What follows belongs to an exercise in optimizing a design on an open flow for small area, a short achievable clock period and few clock cycles per item; a production flow would make more cautious choices. In this exercise RTL edits were held to simulation tests only and were not proved equivalent to the original.

==> design/flow/design.v <==
module fa(
    input a,
    input b,
    input cin,
    output s,
    output cout
);
    assign s = a ^ b  ^ cin;
    assign cout = (a & b) ^ (cin & (a ^ b));
endmodule
module ha(
    input a,
    input b,
    output s,
    output cout
);
    assign s = a ^ b;
    assign cout = a & b;
endmodule
module basic_unit_ha_and(
    input in_x,
    input in_a,
    input in_b,
    output s,
    output cout
);
    wire in_y;
    assign in_y = in_a & in_b;
    assign s = in_x ^ in_y;
    assign cout = in_x & in_y;
endmodule
module basic_unit_ha_nand(
    input in_x,
    input in_a,
    input in_b,
    output s,
    output cout
);
    wire in_y;
    assign in_y = ~(in_a & in_b);
    assign s = in_x ^ in_y;
    assign cout = in_x & in_y;
endmodule
module basic_unit_fa_and(
    input in_x,
    input in_a,
    input in_b,
    input cin,
    output s,
    output cout
);
    wire in_y;
    assign in_y = in_a & in_b;
    assign s = in_x ^ in_y ^ cin;
    assign cout = (in_x & in_y) ^ (cin & (in_x ^ in_y));
endmodule
module basic_unit_fa_nand(
    input in_x,
    input in_a,
    input in_b,
    input cin,
    output s,
    output cout
);
    wire in_y;
    assign in_y = ~(in_a & in_b);
    assign s = in_x ^ in_y ^ cin;
    assign cout = (in_x & in_y) ^ (cin & (in_x ^ in_y));
endmodule
module basic_unit_first_line(
    input [7:0] in_x,
    input [7:0] in_a,
    input in_b,
    output [7:0] s,
    output [7:0] cout
);
    basic_unit_ha_and i_buha_0 (.in_x(in_x[0]), .in_a(in_a[0]), .in_b(in_b), .s(s[0]), .cout(cout[0]));
    basic_unit_ha_and i_buha_1 (.in_x(in_x[1]), .in_a(in_a[1]), .in_b(in_b), .s(s[1]), .cout(cout[1]));
    basic_unit_ha_and i_buha_2 (.in_x(in_x[2]), .in_a(in_a[2]), .in_b(in_b), .s(s[2]), .cout(cout[2]));
    basic_unit_ha_and i_buha_3 (.in_x(in_x[3]), .in_a(in_a[3]), .in_b(in_b), .s(s[3]), .cout(cout[3]));
    basic_unit_ha_and i_buha_4 (.in_x(in_x[4]), .in_a(in_a[4]), .in_b(in_b), .s(s[4]), .cout(cout[4]));
    basic_unit_ha_and i_buha_5 (.in_x(in_x[5]), .in_a(in_a[5]), .in_b(in_b), .s(s[5]), .cout(cout[5]));
    basic_unit_ha_and i_buha_6 (.in_x(in_x[6]), .in_a(in_a[6]), .in_b(in_b), .s(s[6]), .cout(cout[6]));
    basic_unit_ha_nand i_buhna_7 (.in_x(in_x[7]), .in_a(in_a[7]), .in_b(in_b), .s(s[7]), .cout(cout[7]));
endmodule
module basic_unit_line(
    input [7:0] in_x,
    input [7:0] in_a,
    input in_b,
    input [7:0] cin,
    output [7:0] s,
    output [7:0] cout
);
    basic_unit_fa_and i_bufa_0 (.in_x(in_x[0]), .in_a(in_a[0]), .in_b(in_b), .cin(cin[0]), .s(s[0]), .cout(cout[0]));
    basic_unit_fa_and i_bufa_1 (.in_x(in_x[1]), .in_a(in_a[1]), .in_b(in_b), .cin(cin[1]), .s(s[1]), .cout(cout[1]));
    basic_unit_fa_and i_bufa_2 (.in_x(in_x[2]), .in_a(in_a[2]), .in_b(in_b), .cin(cin[2]), .s(s[2]), .cout(cout[2]));
    basic_unit_fa_and i_bufa_3 (.in_x(in_x[3]), .in_a(in_a[3]), .in_b(in_b), .cin(cin[3]), .s(s[3]), .cout(cout[3]));
    basic_unit_fa_and i_bufa_4 (.in_x(in_x[4]), .in_a(in_a[4]), .in_b(in_b), .cin(cin[4]), .s(s[4]), .cout(cout[4]));
    basic_unit_fa_and i_bufa_5 (.in_x(in_x[5]), .in_a(in_a[5]), .in_b(in_b), .cin(cin[5]), .s(s[5]), .cout(cout[5]));
    basic_unit_fa_and i_bufa_6 (.in_x(in_x[6]), .in_a(in_a[6]), .in_b(in_b), .cin(cin[6]), .s(s[6]), .cout(cout[6]));
    basic_unit_fa_nand i_bufna_7 (.in_x(in_x[7]), .in_a(in_a[7]), .in_b(in_b), .cin(cin[7]), .s(s[7]), .cout(cout[7]));
endmodule
module basic_unit_last_line(
    input [7:0] in_x,
    input [7:0] in_a,
    input in_b,
    input [7:0] cin,
    output [7:0] s,
    output [7:0] cout
);
    basic_unit_fa_nand i_bufna_0 (.in_x(in_x[0]), .in_a(in_a[0]), .in_b(in_b), .cin(cin[0]), .s(s[0]), .cout(cout[0]));
    basic_unit_fa_nand i_bufna_1 (.in_x(in_x[1]), .in_a(in_a[1]), .in_b(in_b), .cin(cin[1]), .s(s[1]), .cout(cout[1]));
    basic_unit_fa_nand i_bufna_2 (.in_x(in_x[2]), .in_a(in_a[2]), .in_b(in_b), .cin(cin[2]), .s(s[2]), .cout(cout[2]));
    basic_unit_fa_nand i_bufna_3 (.in_x(in_x[3]), .in_a(in_a[3]), .in_b(in_b), .cin(cin[3]), .s(s[3]), .cout(cout[3]));
    basic_unit_fa_nand i_bufna_4 (.in_x(in_x[4]), .in_a(in_a[4]), .in_b(in_b), .cin(cin[4]), .s(s[4]), .cout(cout[4]));
    basic_unit_fa_nand i_bufna_5 (.in_x(in_x[5]), .in_a(in_a[5]), .in_b(in_b), .cin(cin[5]), .s(s[5]), .cout(cout[5]));
    basic_unit_fa_nand i_bufna_6 (.in_x(in_x[6]), .in_a(in_a[6]), .in_b(in_b), .cin(cin[6]), .s(s[6]), .cout(cout[6]));
    basic_unit_fa_and i_bufa_7 (.in_x(in_x[7]), .in_a(in_a[7]), .in_b(in_b), .cin(cin[7]), .s(s[7]), .cout(cout[7]));
endmodule
module adder_9bit_unit(
    input   [8:0] a,
    input   [8:1] b,
    output  [8:0] out
);
    wire [8:0] s;
    wire [8:0] cout;
    ha i_ha_0 (.a(a[0]), .b(1'b0), .s(s[0]), .cout(cout[0]));
    generate 
        genvar i_adder;
        for(i_adder=1; i_adder<9; i_adder=i_adder+1) begin: adder_for_bits
            fa i_fa (.a(a[i_adder]), .b(b[i_adder]), .cin(cout[i_adder-1]), .s(s[i_adder]), .cout(cout[i_adder]));
        end
    endgenerate
    assign out[8:0] = s[8:0];
endmodule
module adder_24bit(
    input   [23:0] a,
    input   [23:0] b,
    output  [23:0] out
);
    wire [23:0] s;
    wire [23:0] cout;
    ha i_ha_0 (.a(a[0]), .b(b[0]), .s(s[0]), .cout(cout[0]));
    generate 
        genvar i_adder;
        for(i_adder=1; i_adder<24; i_adder=i_adder+1) begin: adder_for_bits
            fa i_fa (.a(a[i_adder]), .b(b[i_adder]), .cin(cout[i_adder-1]), .s(s[i_adder]), .cout(cout[i_adder]));
        end
    endgenerate
    assign out[23:0] = s[23:0];
endmodule
module adder_32bit(
    input   [31:0] a,
    input   [31:0] b,
    output  [31:0] out
);
    wire [31:0] s;
    wire [31:0] cout;
    ha i_ha_0 (.a(a[0]), .b(b[0]), .s(s[0]), .cout(cout[0]));
    generate 
        genvar i_adder;
        for(i_adder=1; i_adder<32; i_adder=i_adder+1) begin: adder_for_bits
            fa i_fa (.a(a[i_adder]), .b(b[i_adder]), .cin(cout[i_adder-1]), .s(s[i_adder]), .cout(cout[i_adder]));
        end
    endgenerate
    assign out[31:0] = s[31:0];
endmodule
module fused_signed_mac_32p8t8_2x24p8t4 (
    input split,
    input [47:0] in,
    input [7:0] a,
    input [7:0] b,
    output [47:0] out
);
    wire [7:0] s_line [7:0];
    wire [7:0] cout_line [7:0];
    wire [7:0] s_line0_in;
    wire [7:0] s_line3_l;
    wire [7:0] cout_line3_l;
    wire [7:0] s_line4_in;
    wire [7:0] cout_line4_in;
    assign s_line0_in = split ? 8'b10001000 : 8'b0;
    assign s_line4_in = split ? 8'b10001000 : {1'b0,s_line[3][7:1]};
    assign cout_line4_in = split ? 8'b0 : cout_line[3];
    basic_unit_first_line   i_bul_0     (.in_x(s_line0_in), .in_a(a), .in_b(b[0]), .s(s_line[0]), .cout(cout_line[0]));
    basic_unit_line         i_bul_1     (.in_x({~split, s_line[0][7:1]}), .in_a(a), .in_b(b[1]), .cin(cout_line[0]), .s(s_line[1]), .cout(cout_line[1]));
    basic_unit_line         i_bul_2     (.in_x({1'b0, s_line[1][7:1]}), .in_a(a), .in_b(b[2]), .cin(cout_line[1]), .s(s_line[2]), .cout(cout_line[2]));
    basic_unit_line         i_bul_3     (.in_x({1'b0, s_line[2][7:1]}), .in_a(a), .in_b(b[3]), .cin(cout_line[2]), .s(s_line[3]), .cout(cout_line[3]));
    basic_unit_last_line    i_bul_3l    (.in_x({1'b0, s_line[2][7:1]}), .in_a(a), .in_b(b[3]), .cin(cout_line[2]), .s(s_line3_l), .cout(cout_line3_l));
    basic_unit_line         i_bul_4     (.in_x({s_line4_in[7:0]}), .in_a(a), .in_b(b[4]), .cin(cout_line4_in), .s(s_line[4]), .cout(cout_line[4]));
    basic_unit_line         i_bul_5     (.in_x({1'b0, s_line[4][7:1]}), .in_a(a), .in_b(b[5]), .cin(cout_line[4]), .s(s_line[5]), .cout(cout_line[5]));
    basic_unit_line         i_bul_6     (.in_x({1'b0, s_line[5][7:1]}), .in_a(a), .in_b(b[6]), .cin(cout_line[5]), .s(s_line[6]), .cout(cout_line[6]));
    basic_unit_last_line    i_bul_7     (.in_x({1'b0, s_line[6][7:1]}), .in_a(a), .in_b(b[7]), .cin(cout_line[6]), .s(s_line[7]), .cout(cout_line[7]));
    wire [15:0] out_8t8;
    wire [11:0] out_8t4_low, out_8t4_high;
    assign out_8t4_low[2:0] = {s_line[2][0], s_line[1][0], s_line[0][0]};
    adder_9bit_unit  i_adder_24p8t4_low     (.a({1'b1, s_line3_l}), .b(cout_line3_l), .out(out_8t4_low[11:3]));
    assign out_8t4_high[2:0] = {s_line[6][0], s_line[5][0], s_line[4][0]};
    adder_9bit_unit  i_adder_24p8t4_high    (.a({1'b1, s_line[7]}), .b(cout_line[7]), .out(out_8t4_high[11:3]));
    assign out_8t8[6:0] = {s_line[6][0], s_line[5][0], s_line[4][0], s_line[3][0], s_line[2][0], s_line[1][0], s_line[0][0]};
    assign out_8t8[15:7] = out_8t4_high[11:3];
    wire [31:0] product_32b;
    wire [23:0] product_24b_low, product_24b_high;
    wire [31:0] out_32p8t8;
    wire [23:0] out_24p8t4_low, out_24p8t4_high;
    assign product_24b_low[23:12] = out_8t4_low[11] ? 12'hfff : 12'h000;
    assign product_24b_low[11:0] = out_8t4_low;
    assign product_24b_high[23:12] = out_8t4_high[11] ? 12'hfff : 12'h000;
    assign product_24b_high[11:0] = out_8t4_high;
    assign product_32b[31:16] = out_8t8[15] ? 16'hffff : 16'h0000;
    assign product_32b[15:0] = out_8t8;
    adder_24bit i_adder_24b_low     (.a(product_24b_low), .b(in[23:0]), .out(out_24p8t4_low));
    adder_24bit i_adder_24b_high    (.a(product_24b_high), .b(in[47:24]), .out(out_24p8t4_high));
    adder_32bit i_adder_32b         (.a(product_32b), .b(in[31:0]), .out(out_32p8t8));
    assign out = split ? {out_24p8t4_high, out_24p8t4_low} : {{16{out_32p8t8[31]}}, out_32p8t8};
endmodule
module pe_parallel(
    input clk,
    input rst_n,
    input [47:0] partial_result,
    input working,
    input flush,
    input [7:0] a,
    input [7:0] b,
    input split,
    output [47:0] mac_result
);
    reg [7:0] buffered_in;
    reg [7:0] weight;
    always@(posedge clk or negedge rst_n) begin
        if(!rst_n == 1'b1) begin
            buffered_in <= 8'b0;
        end
        else begin
            if(flush) begin
                buffered_in <= 8'b0;
            end
            else if(working) begin
                buffered_in <= a;
            end
            else begin
                buffered_in <= buffered_in;
            end
        end
    end
    always@(posedge clk or negedge rst_n) begin
        if(!rst_n == 1'b1) begin
            weight <= 8'b0;
        end
        else begin
            if(flush) begin
                weight <= 8'b0;
            end
            else if(working) begin
                weight <= b;
            end
            else begin
                weight <= weight;
            end
        end
    end
    fused_signed_mac_32p8t8_2x24p8t4 i_mac_unit (.split(split), .in(partial_result), .a(weight), .b(buffered_in), .out(mac_result));
endmodule
module pe_line_parallel(
    input clk,
    input rst_n,
    input [479:0] partial_result,
    input working,
    input flush,
    input [7:0] in_x,
    input [79:0] in_w,
    input split,
    output [479:0] out
);
    pe_parallel i_pe_unit_0 (.clk(clk), .rst_n(rst_n),  .partial_result(partial_result[47:0]),      .working(working),  .flush(flush),  .a(in_x),   .b(in_w[7:0]),      .split(split),  .mac_result(out[47:0]));
    pe_parallel i_pe_unit_1 (.clk(clk), .rst_n(rst_n),  .partial_result(partial_result[95:48]),     .working(working),  .flush(flush),  .a(in_x),   .b(in_w[15:8]),     .split(split),  .mac_result(out[95:48]));
    pe_parallel i_pe_unit_2 (.clk(clk), .rst_n(rst_n),  .partial_result(partial_result[143:96]),    .working(working),  .flush(flush),  .a(in_x),   .b(in_w[23:16]),    .split(split),  .mac_result(out[143:96]));
    pe_parallel i_pe_unit_3 (.clk(clk), .rst_n(rst_n),  .partial_result(partial_result[191:144]),   .working(working),  .flush(flush),  .a(in_x),   .b(in_w[31:24]),    .split(split),  .mac_result(out[191:144]));
    pe_parallel i_pe_unit_4 (.clk(clk), .rst_n(rst_n),  .partial_result(partial_result[239:192]),   .working(working),  .flush(flush),  .a(in_x),   .b(in_w[39:32]),    .split(split),  .mac_result(out[239:192]));
    pe_parallel i_pe_unit_5 (.clk(clk), .rst_n(rst_n),  .partial_result(partial_result[287:240]),   .working(working),  .flush(flush),  .a(in_x),   .b(in_w[47:40]),    .split(split),  .mac_result(out[287:240]));
    pe_parallel i_pe_unit_6 (.clk(clk), .rst_n(rst_n),  .partial_result(partial_result[335:288]),   .working(working),  .flush(flush),  .a(in_x),   .b(in_w[55:48]),    .split(split),  .mac_result(out[335:288]));
    pe_parallel i_pe_unit_7 (.clk(clk), .rst_n(rst_n),  .partial_result(partial_result[383:336]),   .working(working),  .flush(flush),  .a(in_x),   .b(in_w[63:56]),    .split(split),  .mac_result(out[383:336]));
    pe_parallel i_pe_unit_8 (.clk(clk), .rst_n(rst_n),  .partial_result(partial_result[431:384]),   .working(working),  .flush(flush),  .a(in_x),   .b(in_w[71:64]),    .split(split),  .mac_result(out[431:384]));
    pe_parallel i_pe_unit_9 (.clk(clk), .rst_n(rst_n),  .partial_result(partial_result[479:432]),   .working(working),  .flush(flush),  .a(in_x),   .b(in_w[79:72]),    .split(split),  .mac_result(out[479:432]));
endmodule
module accelerator(
    input clk,
    input rst_n,
    input start,
    input split,
    output  reg weight_we,
    output  reg [6:0]   weight_addr,
    input   [79:0]  weight_data,
    output  reg input_we,
    output  reg [6:0]   input_addr,
    input   [15:0]  input_data,
    output  reg valid,
    output  reg [3:0]   inference_result
);
    reg working;
    reg parallel;
    reg [3:0] state;
    reg [6:0] counter;
    reg [7:0] mid_result [9:0];
    reg [7:0] mid_result_buffer [9:0];
    wire [479:0] pe_line_out;
    reg [479:0] partial_result;
    always@(posedge clk or negedge rst_n) begin
        if(!rst_n) begin
            working <= 1'b0;
        end
        else begin
            if(start) begin
                working <= 1'b1;
            end
            else begin
                if(parallel == 1'b1 & state == 4'b1011) begin
                    working <= 1'b0;
                end
                else if(parallel == 1'b0 & state == 4'b0110) begin
                    working <= 1'b0;
                end
                else begin
                    working <= working;
                end
            end
        end
    end
    always@(posedge clk or negedge rst_n) begin
        if(!rst_n) begin
            parallel <= 1'b0;
        end
        else begin
            if(start) begin
                parallel <= split;
            end
            else begin
                parallel <= parallel;
            end
        end
    end
    always@(posedge clk or negedge rst_n) begin
        if(!rst_n) begin
            state <= 4'b0;
        end
        else begin
            if(start) begin
                state <= 4'b0001;
            end
            else begin
                case(state)
                    4'b0001:    begin
                                    if(counter == 7'b1100101) begin
                                        state <= 4'b0010;
                                    end
                                    else begin
                                        state <= state;
                                    end
                                end
                    4'b0010:    begin
                                    state <= 4'b0011;
                                end
                    4'b0011:    begin
                                    state <= 4'b0100;
                                end
                    4'b0100:    begin
                                    if(counter == 7'b0001001) begin
                                        state <= 4'b0101;
                                    end
                                    else begin
                                        state <= state;
                                    end
                                end
                    4'b0101:    begin
                                    state <= 4'b0110;
                                end
                    4'b0110:    begin
                                    if(parallel) begin
                                        state <= 4'b0111;
                                    end
                                    else begin
                                        state <= 4'b0000;
                                    end
                                end
                    4'b0111:    begin
                                    state <= 4'b1000;
                                end
                    4'b1000:    begin
                                    state <= 4'b1001;
                                end
                    4'b1001:    begin
                                    if(counter == 7'b0001001) begin
                                        state <= 4'b1010;
                                    end
                                    else begin
                                        state <= state;
                                    end
                                end
                    4'b1010:    begin
                                    state <= 4'b1011;
                                end
                    4'b1011:    begin
                                    state <= 4'b0000;
                                end
                    default:    begin
                                    state <= state;
                                end
                endcase
            end
        end
    end
    always@(posedge clk or negedge rst_n) begin
        if(!rst_n) begin
            counter <= 7'b0;
        end
        else begin
            if(start) begin
                counter <= 7'b0;
            end
            else begin
                case(state)
                    4'b0001:    begin
                                    if(counter < 7'b1100101) begin
                                        counter <= counter + 1;
                                    end
                                    else begin
                                        counter <= 7'b0;
                                    end
                                end
                    4'b0100:    begin
                                    if(counter < 7'b0001001) begin
                                        counter <= counter + 1;
                                    end
                                    else begin
                                        counter <= 7'b0;
                                    end
                                end
                    4'b1001:    begin
                                    if(counter < 7'b0001001) begin
                                        counter <= counter + 1;
                                    end
                                    else begin
                                        counter <= 7'b0;
                                    end
                                end
                    default:    begin
                                    counter <= counter;
                                end
                endcase
            end
        end
    end
    always@(posedge clk or negedge rst_n) begin
        if(!rst_n) begin
            weight_we <= 1'b0;
        end
        else begin
            weight_we <= weight_we;
        end
    end
    always@(posedge clk or negedge rst_n) begin
        if(!rst_n) begin
            weight_addr <= 7'b0;
        end
        else begin
            if(start) begin
                weight_addr <= 7'b0;
            end
            else if((state==4'b0001 & counter < 7'b1100100) | state == 4'b0011 | state == 4'b0100 | state == 4'b1000 | state == 4'b1001) begin
                weight_addr <= weight_addr + 1;
            end
            else if(state == 4'b0111) begin
                weight_addr <= 7'b1100100;
            end
            else begin
                weight_addr <= weight_addr;
            end
        end
    end
    always@(posedge clk or negedge rst_n) begin
        if(!rst_n) begin
            input_we <= 1'b0;
        end
        else begin
            input_we <= input_we;
        end
    end
    always@(posedge clk or negedge rst_n) begin
        if(!rst_n) begin
            input_addr <= 7'b0;
        end
        else begin
            if(start) begin
                input_addr <= 7'b0;
            end
            else if(state==4'b0001 & counter < 7'b1100100) begin
                input_addr <= input_addr + 1;
            end
            else if(state==4'b0100) begin
                input_addr <= input_addr + 1;
            end
            else begin
                input_addr <= input_addr;
            end
        end
    end
    wire flush;
    wire parallel_en;
    wire [7:0] in_x;
    wire [79:0] in_w;
    assign in_x = (state == 4'b0001) ? {(parallel == 1'b1) ? {input_data[11:8], input_data[3:0]} : {input_data[7:0]}} : {((state == 4'b0100 | state == 4'b1001) ? {mid_result[counter]} : {8'b0})};
    assign in_w = (state == 4'b0001 | state == 4'b0100 | state == 4'b1001) ? weight_data : 80'b0;
    assign flush = (state == 4'b0001 & (counter == 7'b0000000 | counter == 7'b1100101));
    assign parallel_en = parallel & (state[3:1] == 3'b000);
    pe_line_parallel plp (
        .clk(clk), 
        .rst_n(rst_n), 
        .partial_result(partial_result), 
        .working(working),
        .flush(flush),
        .in_x(in_x), 
        .in_w(in_w), 
        .split(parallel_en), 
        .out(pe_line_out)
    );
    always@(posedge clk or negedge rst_n) begin
        if(!rst_n) begin
            partial_result <= 480'b0;
        end
        else begin
            if(start) begin
                partial_result <= 480'b0;
            end
            else begin
                if(state == 4'b0001 & counter == 7'b0000000) begin
                    partial_result <= 480'b0;
                end
                else if(state == 4'b0001) begin
                    partial_result <= pe_line_out;
                end
                else if(state == 4'b0010) begin
                    partial_result <= 480'b0;
                end
                else if(state == 4'b0100) begin
                    partial_result <= pe_line_out;
                end
                else if(state == 4'b0101) begin
                    partial_result <= pe_line_out;
                end
                else if(state == 4'b1001) begin
                    partial_result <= pe_line_out;
                end
                else begin
                    partial_result <= 480'b0;
                end
            end
        end
    end
    generate 
        genvar i_mid;
        for(i_mid=0;i_mid<10;i_mid=i_mid+1) begin: mid_result_gen
            always@(posedge clk or negedge rst_n) begin
                if(!rst_n) begin
                    mid_result[i_mid] <= 8'b0;
                end
                else begin
                    case(state)
                    4'b0010:    begin
                                    mid_result[i_mid] <= pe_line_out[i_mid*48+9:i_mid*48+2];
                                end
                    4'b0011:    begin
                                    if (mid_result[i_mid][7] == 1) begin
                                        mid_result[i_mid] <= 8'b0;
                                    end
                                    else begin
                                        mid_result[i_mid] <= mid_result[i_mid];
                                    end
                                end
                    4'b0101:    begin
                                    mid_result[i_mid] <= pe_line_out[i_mid*48+11:i_mid*48+4];
                                end
                    4'b0111:    begin
                                    mid_result[i_mid] <= mid_result_buffer[i_mid];
                                end
                    4'b1000:    begin
                                    if (mid_result[i_mid][7] == 1) begin
                                        mid_result[i_mid] <= 8'b0;
                                    end
                                    else begin
                                        mid_result[i_mid] <= mid_result[i_mid];
                                    end
                                end
                    4'b1010:    begin
                                    mid_result[i_mid] <= pe_line_out[i_mid*48+11:i_mid*48+4];
                                end
                    default:    begin
                                    mid_result[i_mid] <= mid_result[i_mid];
                                end
                    endcase
                end
            end
        end
    endgenerate
    generate 
        genvar i_2mid;
        for(i_2mid=0;i_2mid<10;i_2mid=i_2mid+1) begin: mid_result_buffer_gen
            always@(posedge clk or negedge rst_n) begin
                if(!rst_n) begin
                    mid_result_buffer[i_2mid] <= 8'b0;
                end
                else begin
                    if(state==4'b0010) begin
                        mid_result_buffer[i_2mid] <= partial_result[i_2mid*48+33:i_2mid*48+26];
                    end
                    else begin
                        mid_result_buffer[i_2mid] <= mid_result_buffer[i_2mid];
                    end
                end
            end
        end
    endgenerate
    wire [3:0] mid_index [4:0];
    wire [7:0] mid_max_value [4:0];
    assign mid_index[0] = ($signed(mid_result[1]) > $signed(mid_result[0])) ? 4'b0001 : 4'b0000;
    assign mid_max_value[0] = ($signed(mid_result[1]) > $signed(mid_result[0])) ? mid_result[1] : mid_result[0];
    assign mid_index[1] = ($signed(mid_result[3]) > $signed(mid_result[2])) ? 4'b0011 : 4'b0010;
    assign mid_max_value[1] = ($signed(mid_result[3]) > $signed(mid_result[2])) ? mid_result[3] : mid_result[2];
    assign mid_index[2] = ($signed(mid_result[5]) > $signed(mid_result[4])) ? 4'b0101 : 4'b0100;
    assign mid_max_value[2] = ($signed(mid_result[5]) > $signed(mid_result[4])) ? mid_result[5] : mid_result[4];
    assign mid_index[3] = ($signed(mid_result[7]) > $signed(mid_result[6])) ? 4'b0111 : 4'b0110;
    assign mid_max_value[3] = ($signed(mid_result[7]) > $signed(mid_result[6])) ? mid_result[7] : mid_result[6];
    assign mid_index[4] = ($signed(mid_result[9]) > $signed(mid_result[8])) ? 4'b1001 : 4'b1000;
    assign mid_max_value[4] = ($signed(mid_result[9]) > $signed(mid_result[8])) ? mid_result[9] : mid_result[8];
    wire [3:0] mid_index_2 [1:0];
    wire [7:0] mid_max_value_2 [1:0];
    assign mid_index_2[0] = ($signed(mid_max_value[1]) > $signed(mid_max_value[0])) ? mid_index[1] : mid_index[0];
    assign mid_max_value_2[0] = ($signed(mid_max_value[1]) > $signed(mid_max_value[0])) ? mid_max_value[1] : mid_max_value[0];
    assign mid_index_2[1] = ($signed(mid_max_value[3]) > $signed(mid_max_value[2])) ? mid_index[3] : mid_index[2];
    assign mid_max_value_2[1] = ($signed(mid_max_value[3]) > $signed(mid_max_value[2])) ? mid_max_value[3] : mid_max_value[2];
    wire [3:0] mid_index_3;
    wire [7:0] mid_max_value_3;
    assign mid_index_3 = ($signed(mid_max_value_2[1]) > $signed(mid_max_value[4])) ? mid_index_2[1] : mid_index[4];
    assign mid_max_value_3 = ($signed(mid_max_value_2[1]) > $signed(mid_max_value[4])) ? mid_max_value_2[1] : mid_max_value[4];
    wire [3:0] max_index;
    assign max_index = ($signed(mid_max_value_3) > $signed(mid_max_value_2[0])) ? mid_index_3 : mid_index_2[0];
    always@(posedge clk or negedge rst_n) begin
        if(!rst_n) begin
            inference_result <= 4'b0;
        end
        else begin
            if(start) begin
                inference_result <= 4'b0;
            end
            else begin
                if(state == 4'b0110 | state == 4'b1011) begin
                    inference_result <= max_index;
                end
                else begin
                    inference_result <= inference_result;
                end
            end
        end
    end
    always@(posedge clk or negedge rst_n) begin
        if(!rst_n) begin
            valid <= 1'b0;
        end
        else begin
            if(start) begin
                valid <= 1'b0;
            end
            else if(valid == 1'b1) begin
                valid <= 1'b0;
            end
            else if(state == 4'b0110 | state == 4'b1011) begin
                valid <= 1'b1;
            end
            else begin
                valid <= valid;
            end
        end        
    end
endmodule
==> design/flow/run.sh <==
#!/bin/bash
# synth_recipe.tcl (not shown) runs the flow's synth.tcl, then flattens the netlist and writes it again
# the make line also repeats each setting of config.mk as NAME=value (left out here)
make -C /OpenROAD-flow-scripts/flow DESIGN_CONFIG=/design/flow/config.mk WORK_HOME=/design/flow/orfs CLKGATE_MAP_FILE= SYNTH_SCRIPT=/design/flow/synth_recipe.tcl finish
==> design/flow/config.mk <==
export PLATFORM = sky130hd
export DESIGN_NAME = accelerator
export DESIGN_NICKNAME = accelerator
export VERILOG_FILES = /design/flow/design.v
export SDC_FILE = /design/flow/constraint.sdc
export NUM_CORES = 4
export LEC_CHECK = 0
export CAP_MARGIN = 20
export CORE_MARGIN = 2
export CORE_UTILIZATION = 40
export SLEW_MARGIN = 20
==> design/flow/constraint.sdc <==
create_clock -name core_clock -period 16.0 [get_ports {clk}]
set_input_delay 3.2000 -clock core_clock [delete_from_list [all_inputs] [get_ports {clk}]]
set_output_delay 3.2000 -clock core_clock [all_outputs]
set_load 0.01 [all_outputs]
==> notes.md <==
* Final setup viols at 0
* Ys async rst share at 100%
* Hold Fails Final Rpt at 0
* Max_slew headroom at 24.4%
* Critical path capture point type: flop
* Worst Tran Pin Value at about 1100 ps
* Multi-input gate area at 44100 um^2
* Largest net degree at the start of global routing at 159
* Antenna violations before repair at 5
* Seq/Total Area, Yosys at 24.6%
* Diodes inserted at 0
* Max-cap violations at 0
* Worst-Skew Late Latency at between 700 and 800 ps
* Post-route cell area at 71500 um^2
* Crit path top cell by count: fa_1
* Core ar. at around 160000 um^2
* First-pass DRT Iterations at 6
* CP max stage delay at roughly 550 ps
* Max H-tree Level at 3
* IO Port Bufs at 114
* Die W at 401 um
* Slew Limit Fails at 0
* Synth Flop Type: dfrtp_1
* CTS sink cnt at 620
* Post-DRT Antenna Nets at 0
* Worst-path fanout max at 7
* Hold Crit Depth at 1
* Die area at between 150000 and 200000 um^2
* CTS tree: done
* Initial Util at 40.4%
* Ratio of cells with drive above 1 in the final layout at 12.0%
* Fillers at 14502
* Synth Register Bits at 620
* Minimum clock period at 15480 ps
* Critical Path AT at 16100 ps
* GR Overflow Total at 0
* DRC at 0
* Global-route wire length before repair at 259000 um
* Highest Clock Rate at 0.0646 GHz
* Die Ht at 401 um
* CTS Buf Count at slightly above 80
* DP HPWL at 119000 um
* Row Count at 145
* Period utilisation layout at between 90% and 100%
* Clk_skew at 37.1 ps
* DRT iter0 DRCs at about 2800
* Number of global-route vias before repair at 45417
* Clock Tree Buf Depth at 3
* WP data required at 16620 ps
* Hold Path Class: reg -> reg
* FF-to-FF path depth at 46
* Clock-pin slew on the worst setup and hold paths at 60 ps
* Post-DP Area at 68100 um^2
* Dpl ws at -599 ps
* Area delta synth->final at 13.1%
* EDFF count, synth at 0
* Register area at 15500 um^2
* Number of warnings issued by yosys at 5
* Post-layout nets at roughly 7700
* Status: finished clean
* Routed WL at 158000 um
* Number of I/O pins at 121
* Unique masters post-synth at 74
* Clock Tree Root: clkbuf_16
Testbench counts, summed over its fixed seeds: cycles 59,212, images 698.
## per-layer routing
| layer | routed length, um | GRT usage (%) | up-vias |
|---|---|---|---|
| li1 | - | - | 18831 |
| met1 | 73400 | 29.5 | 22066 |
| met5 | 13 | 0 | - |
| met3 | 8150 | 3.27 | 201 |
| met4 | 3970 | 5.18 | 2 |
| met2 | 72500 | 32.3 | 892 |
## path summary, 6_finish.rpt
kind / from / end / slack (ps)
worst max-delay path: parallel / partial_result[129] / 520
worst min-delay path: valid / valid / 450
worst max register to register: parallel / partial_result[129] / 520
worst min register to register: valid / valid / 450
max in group asynchronous: rst_n / partial_result[111] / 10570
min in group asynchronous: rst_n / partial_result[337] / 2530
## logic make-up after synthesis
kind of cell | Yosys count | synth area share (%)
compound gates | 755 | 7.54
xor+xnor | 129 | 1.79
fa+ha+maj | 1474 | 43.4
buf+inv | 1109 | 6.90
flops | 620 | 24.6
mux | 211 | 3.54
other cells | 1 | 0.00593
simple gates | 1638 | 12.2
## metrics by stage
stage               TNS [ps]  utilization [%]  cells  hold WS, ps
CTS                        0             45.4   8195          451
finish                     0             45.6   8197          446
floorplan                  0                -   5938          452
detailed placement    -16810             43.5   8042          443
global placement      -12960             43.5   8042          446
global route           -11.0             45.6   8197          492
## Yosys cell counts (78+ instances only)
| master | instances | area, um^2 |
|---|---|---|
| dfrtp_1 | 620 | 15500 |
| mux2_2 | 95 | 1070 |
| fa_1 | 1200 | 24000 |
| nand2b_1 | 95 | 594 |
| xnor2_1 | 108 | 946 |
| nand2_1 | 702 | 2640 |
| nor2_1 | 314 | 1180 |
| inv_1 | 781 | 2930 |
| ha_1 | 274 | 3430 |
| a22o_1 | 91 | 797 |
| mux2i_1 | 115 | 1150 |
| clkbuf_1 | 188 | 706 |
| a21oi_1 | 352 | 1760 |
| and2_1 | 426 | 2670 |
| buf_2 | 78 | 390 |
## layout by cell type, fill, tap and decap left out, types with 91 or more instances in the layout
cell             synthesis  routed
a21oi_1                352     349
a22o_1                  91      91
and2_1                 426     426
buf_4                   10     240
clkdlybuf4s50_1          0     113
dfrtp_1                620     612
fa_1                  1200    1032
fa_2                     0     168
ha_1                   274     272
inv_1                  781     772
mux2_2                  95      95
mux2i_1                115     115
nand2_1                702     702
nand2b_1                95      95
nor2_1                 314     311
xnor2_1                108      98
## area by class of cell
class	count	area share, %
Sequential cell	620	21.7
Inverter	784	4.18
Clock inverter	34	0.683
Multi-Input combinational cell	4209	61.7
Clock buffer	112	3.22
Tap cell	2058	3.60
Timing Repair Buffer	380	4.83
## timing repair
action / CTS / global route
setup endpoints to repair: 46 / 40
pin swaps: 11 / 16
cloned: 1 / 0
buffers inserted: 6 / 2
gates resized for setup: 61 / 97
## worst max-delay path: cells and delay by family (launching register included)
family                     cells  cell delay (ps)
xor gates and xnor gates       2              280
and+or+nand+nor                2              440
buffers and inverters          8              750
AOI/OAI and AO/OA              2              350
adders and majority gates     32            13200
DFF                            1              350
## flip-flops by register name, indices dropped and copies added, names as in the netlist, 4 cells and up
name / cells
mid_result: 80
plp.i_pe_unit_2.weight: 8
plp.i_pe_unit_1.buffered_in: 8
partial_result: 340
plp.i_pe_unit_5.weight: 8
mid_result_buffer: 80
plp.i_pe_unit_0.weight: 8
input_addr: 7
plp.i_pe_unit_1.weight: 8
plp.i_pe_unit_8.weight: 8
plp.i_pe_unit_9.weight: 8
plp.i_pe_unit_6.weight: 8
inference_result: 4
counter: 7
state: 4
plp.i_pe_unit_4.weight: 8
weight_addr: 7
plp.i_pe_unit_3.weight: 8
plp.i_pe_unit_7.weight: 8
Fig. 1: congestion heat map
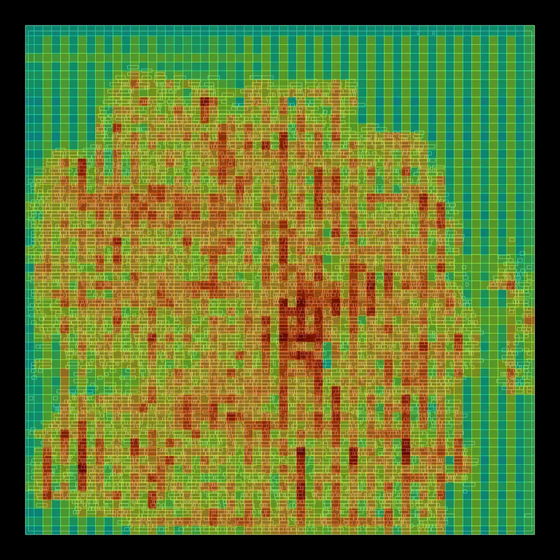
Total Routing Usage GR: 20.5%
met2 Usage GRT: 32.3%

Fig. 2: routed clock nets over the placement
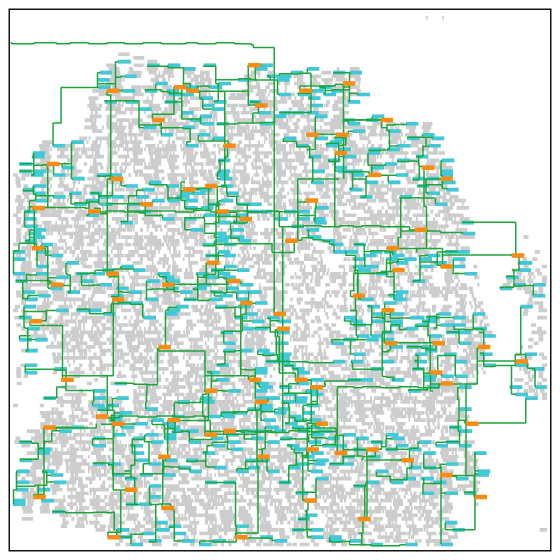
- green: clock wires (length 11400 um)
- orange: clock drivers (count 81)
- cyan: flip-flops (count 620)
- flops lie: all over the die
- routed clock nets: 82

Fig. 3: local utilization
The die is cut into 20 by 20 equal tiles; dark blue is low, red is high, 0 to 100% covered.
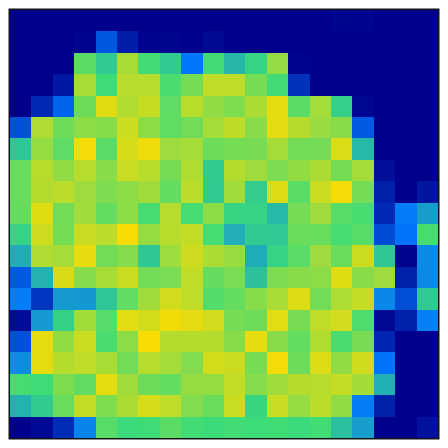
- mean over tiles: 43%
- emptiest ninth of the die: upper right
- nearly empty tiles: 21%
- fullest tile: 74%

[afterwards: timing with drivers on the ports]
Ports are ideal in the flow. The routed layout listed here was re-timed in OpenROAD.
Step 1 (the two cells are an assumption about what drives the block):
set clk [get_ports {clk}]
set_driving_cell -lib_cell sky130_fd_sc_hd__clkbuf_16 $clk
set_driving_cell -lib_cell sky130_fd_sc_hd__buf_2 [delete_from_list [all_inputs] $clk]
Step 2, shift: input delay + t, output delay - t, t = (earliest + latest rising clock arrival at the registers) / 2. This alone moves slack from input paths to output paths.
Three values: no drivers, after step 1, after step 2; two values: the first two.
t (ns): 0.781
setup WS [ns]: 0.524 / 0.524 / 0.524
worst hold slack (ns): 0.446 / 0.446 / 0.446
clock arrival spread, ns: 0.037 / 0.038
worst register clock-pin slew, ns: 0.07 / 0.07
After both steps setup and hold are still met in this run. For this run, drivers alone change the setup slack by 0.000 ns; drivers and shift together by 0.000 ns.
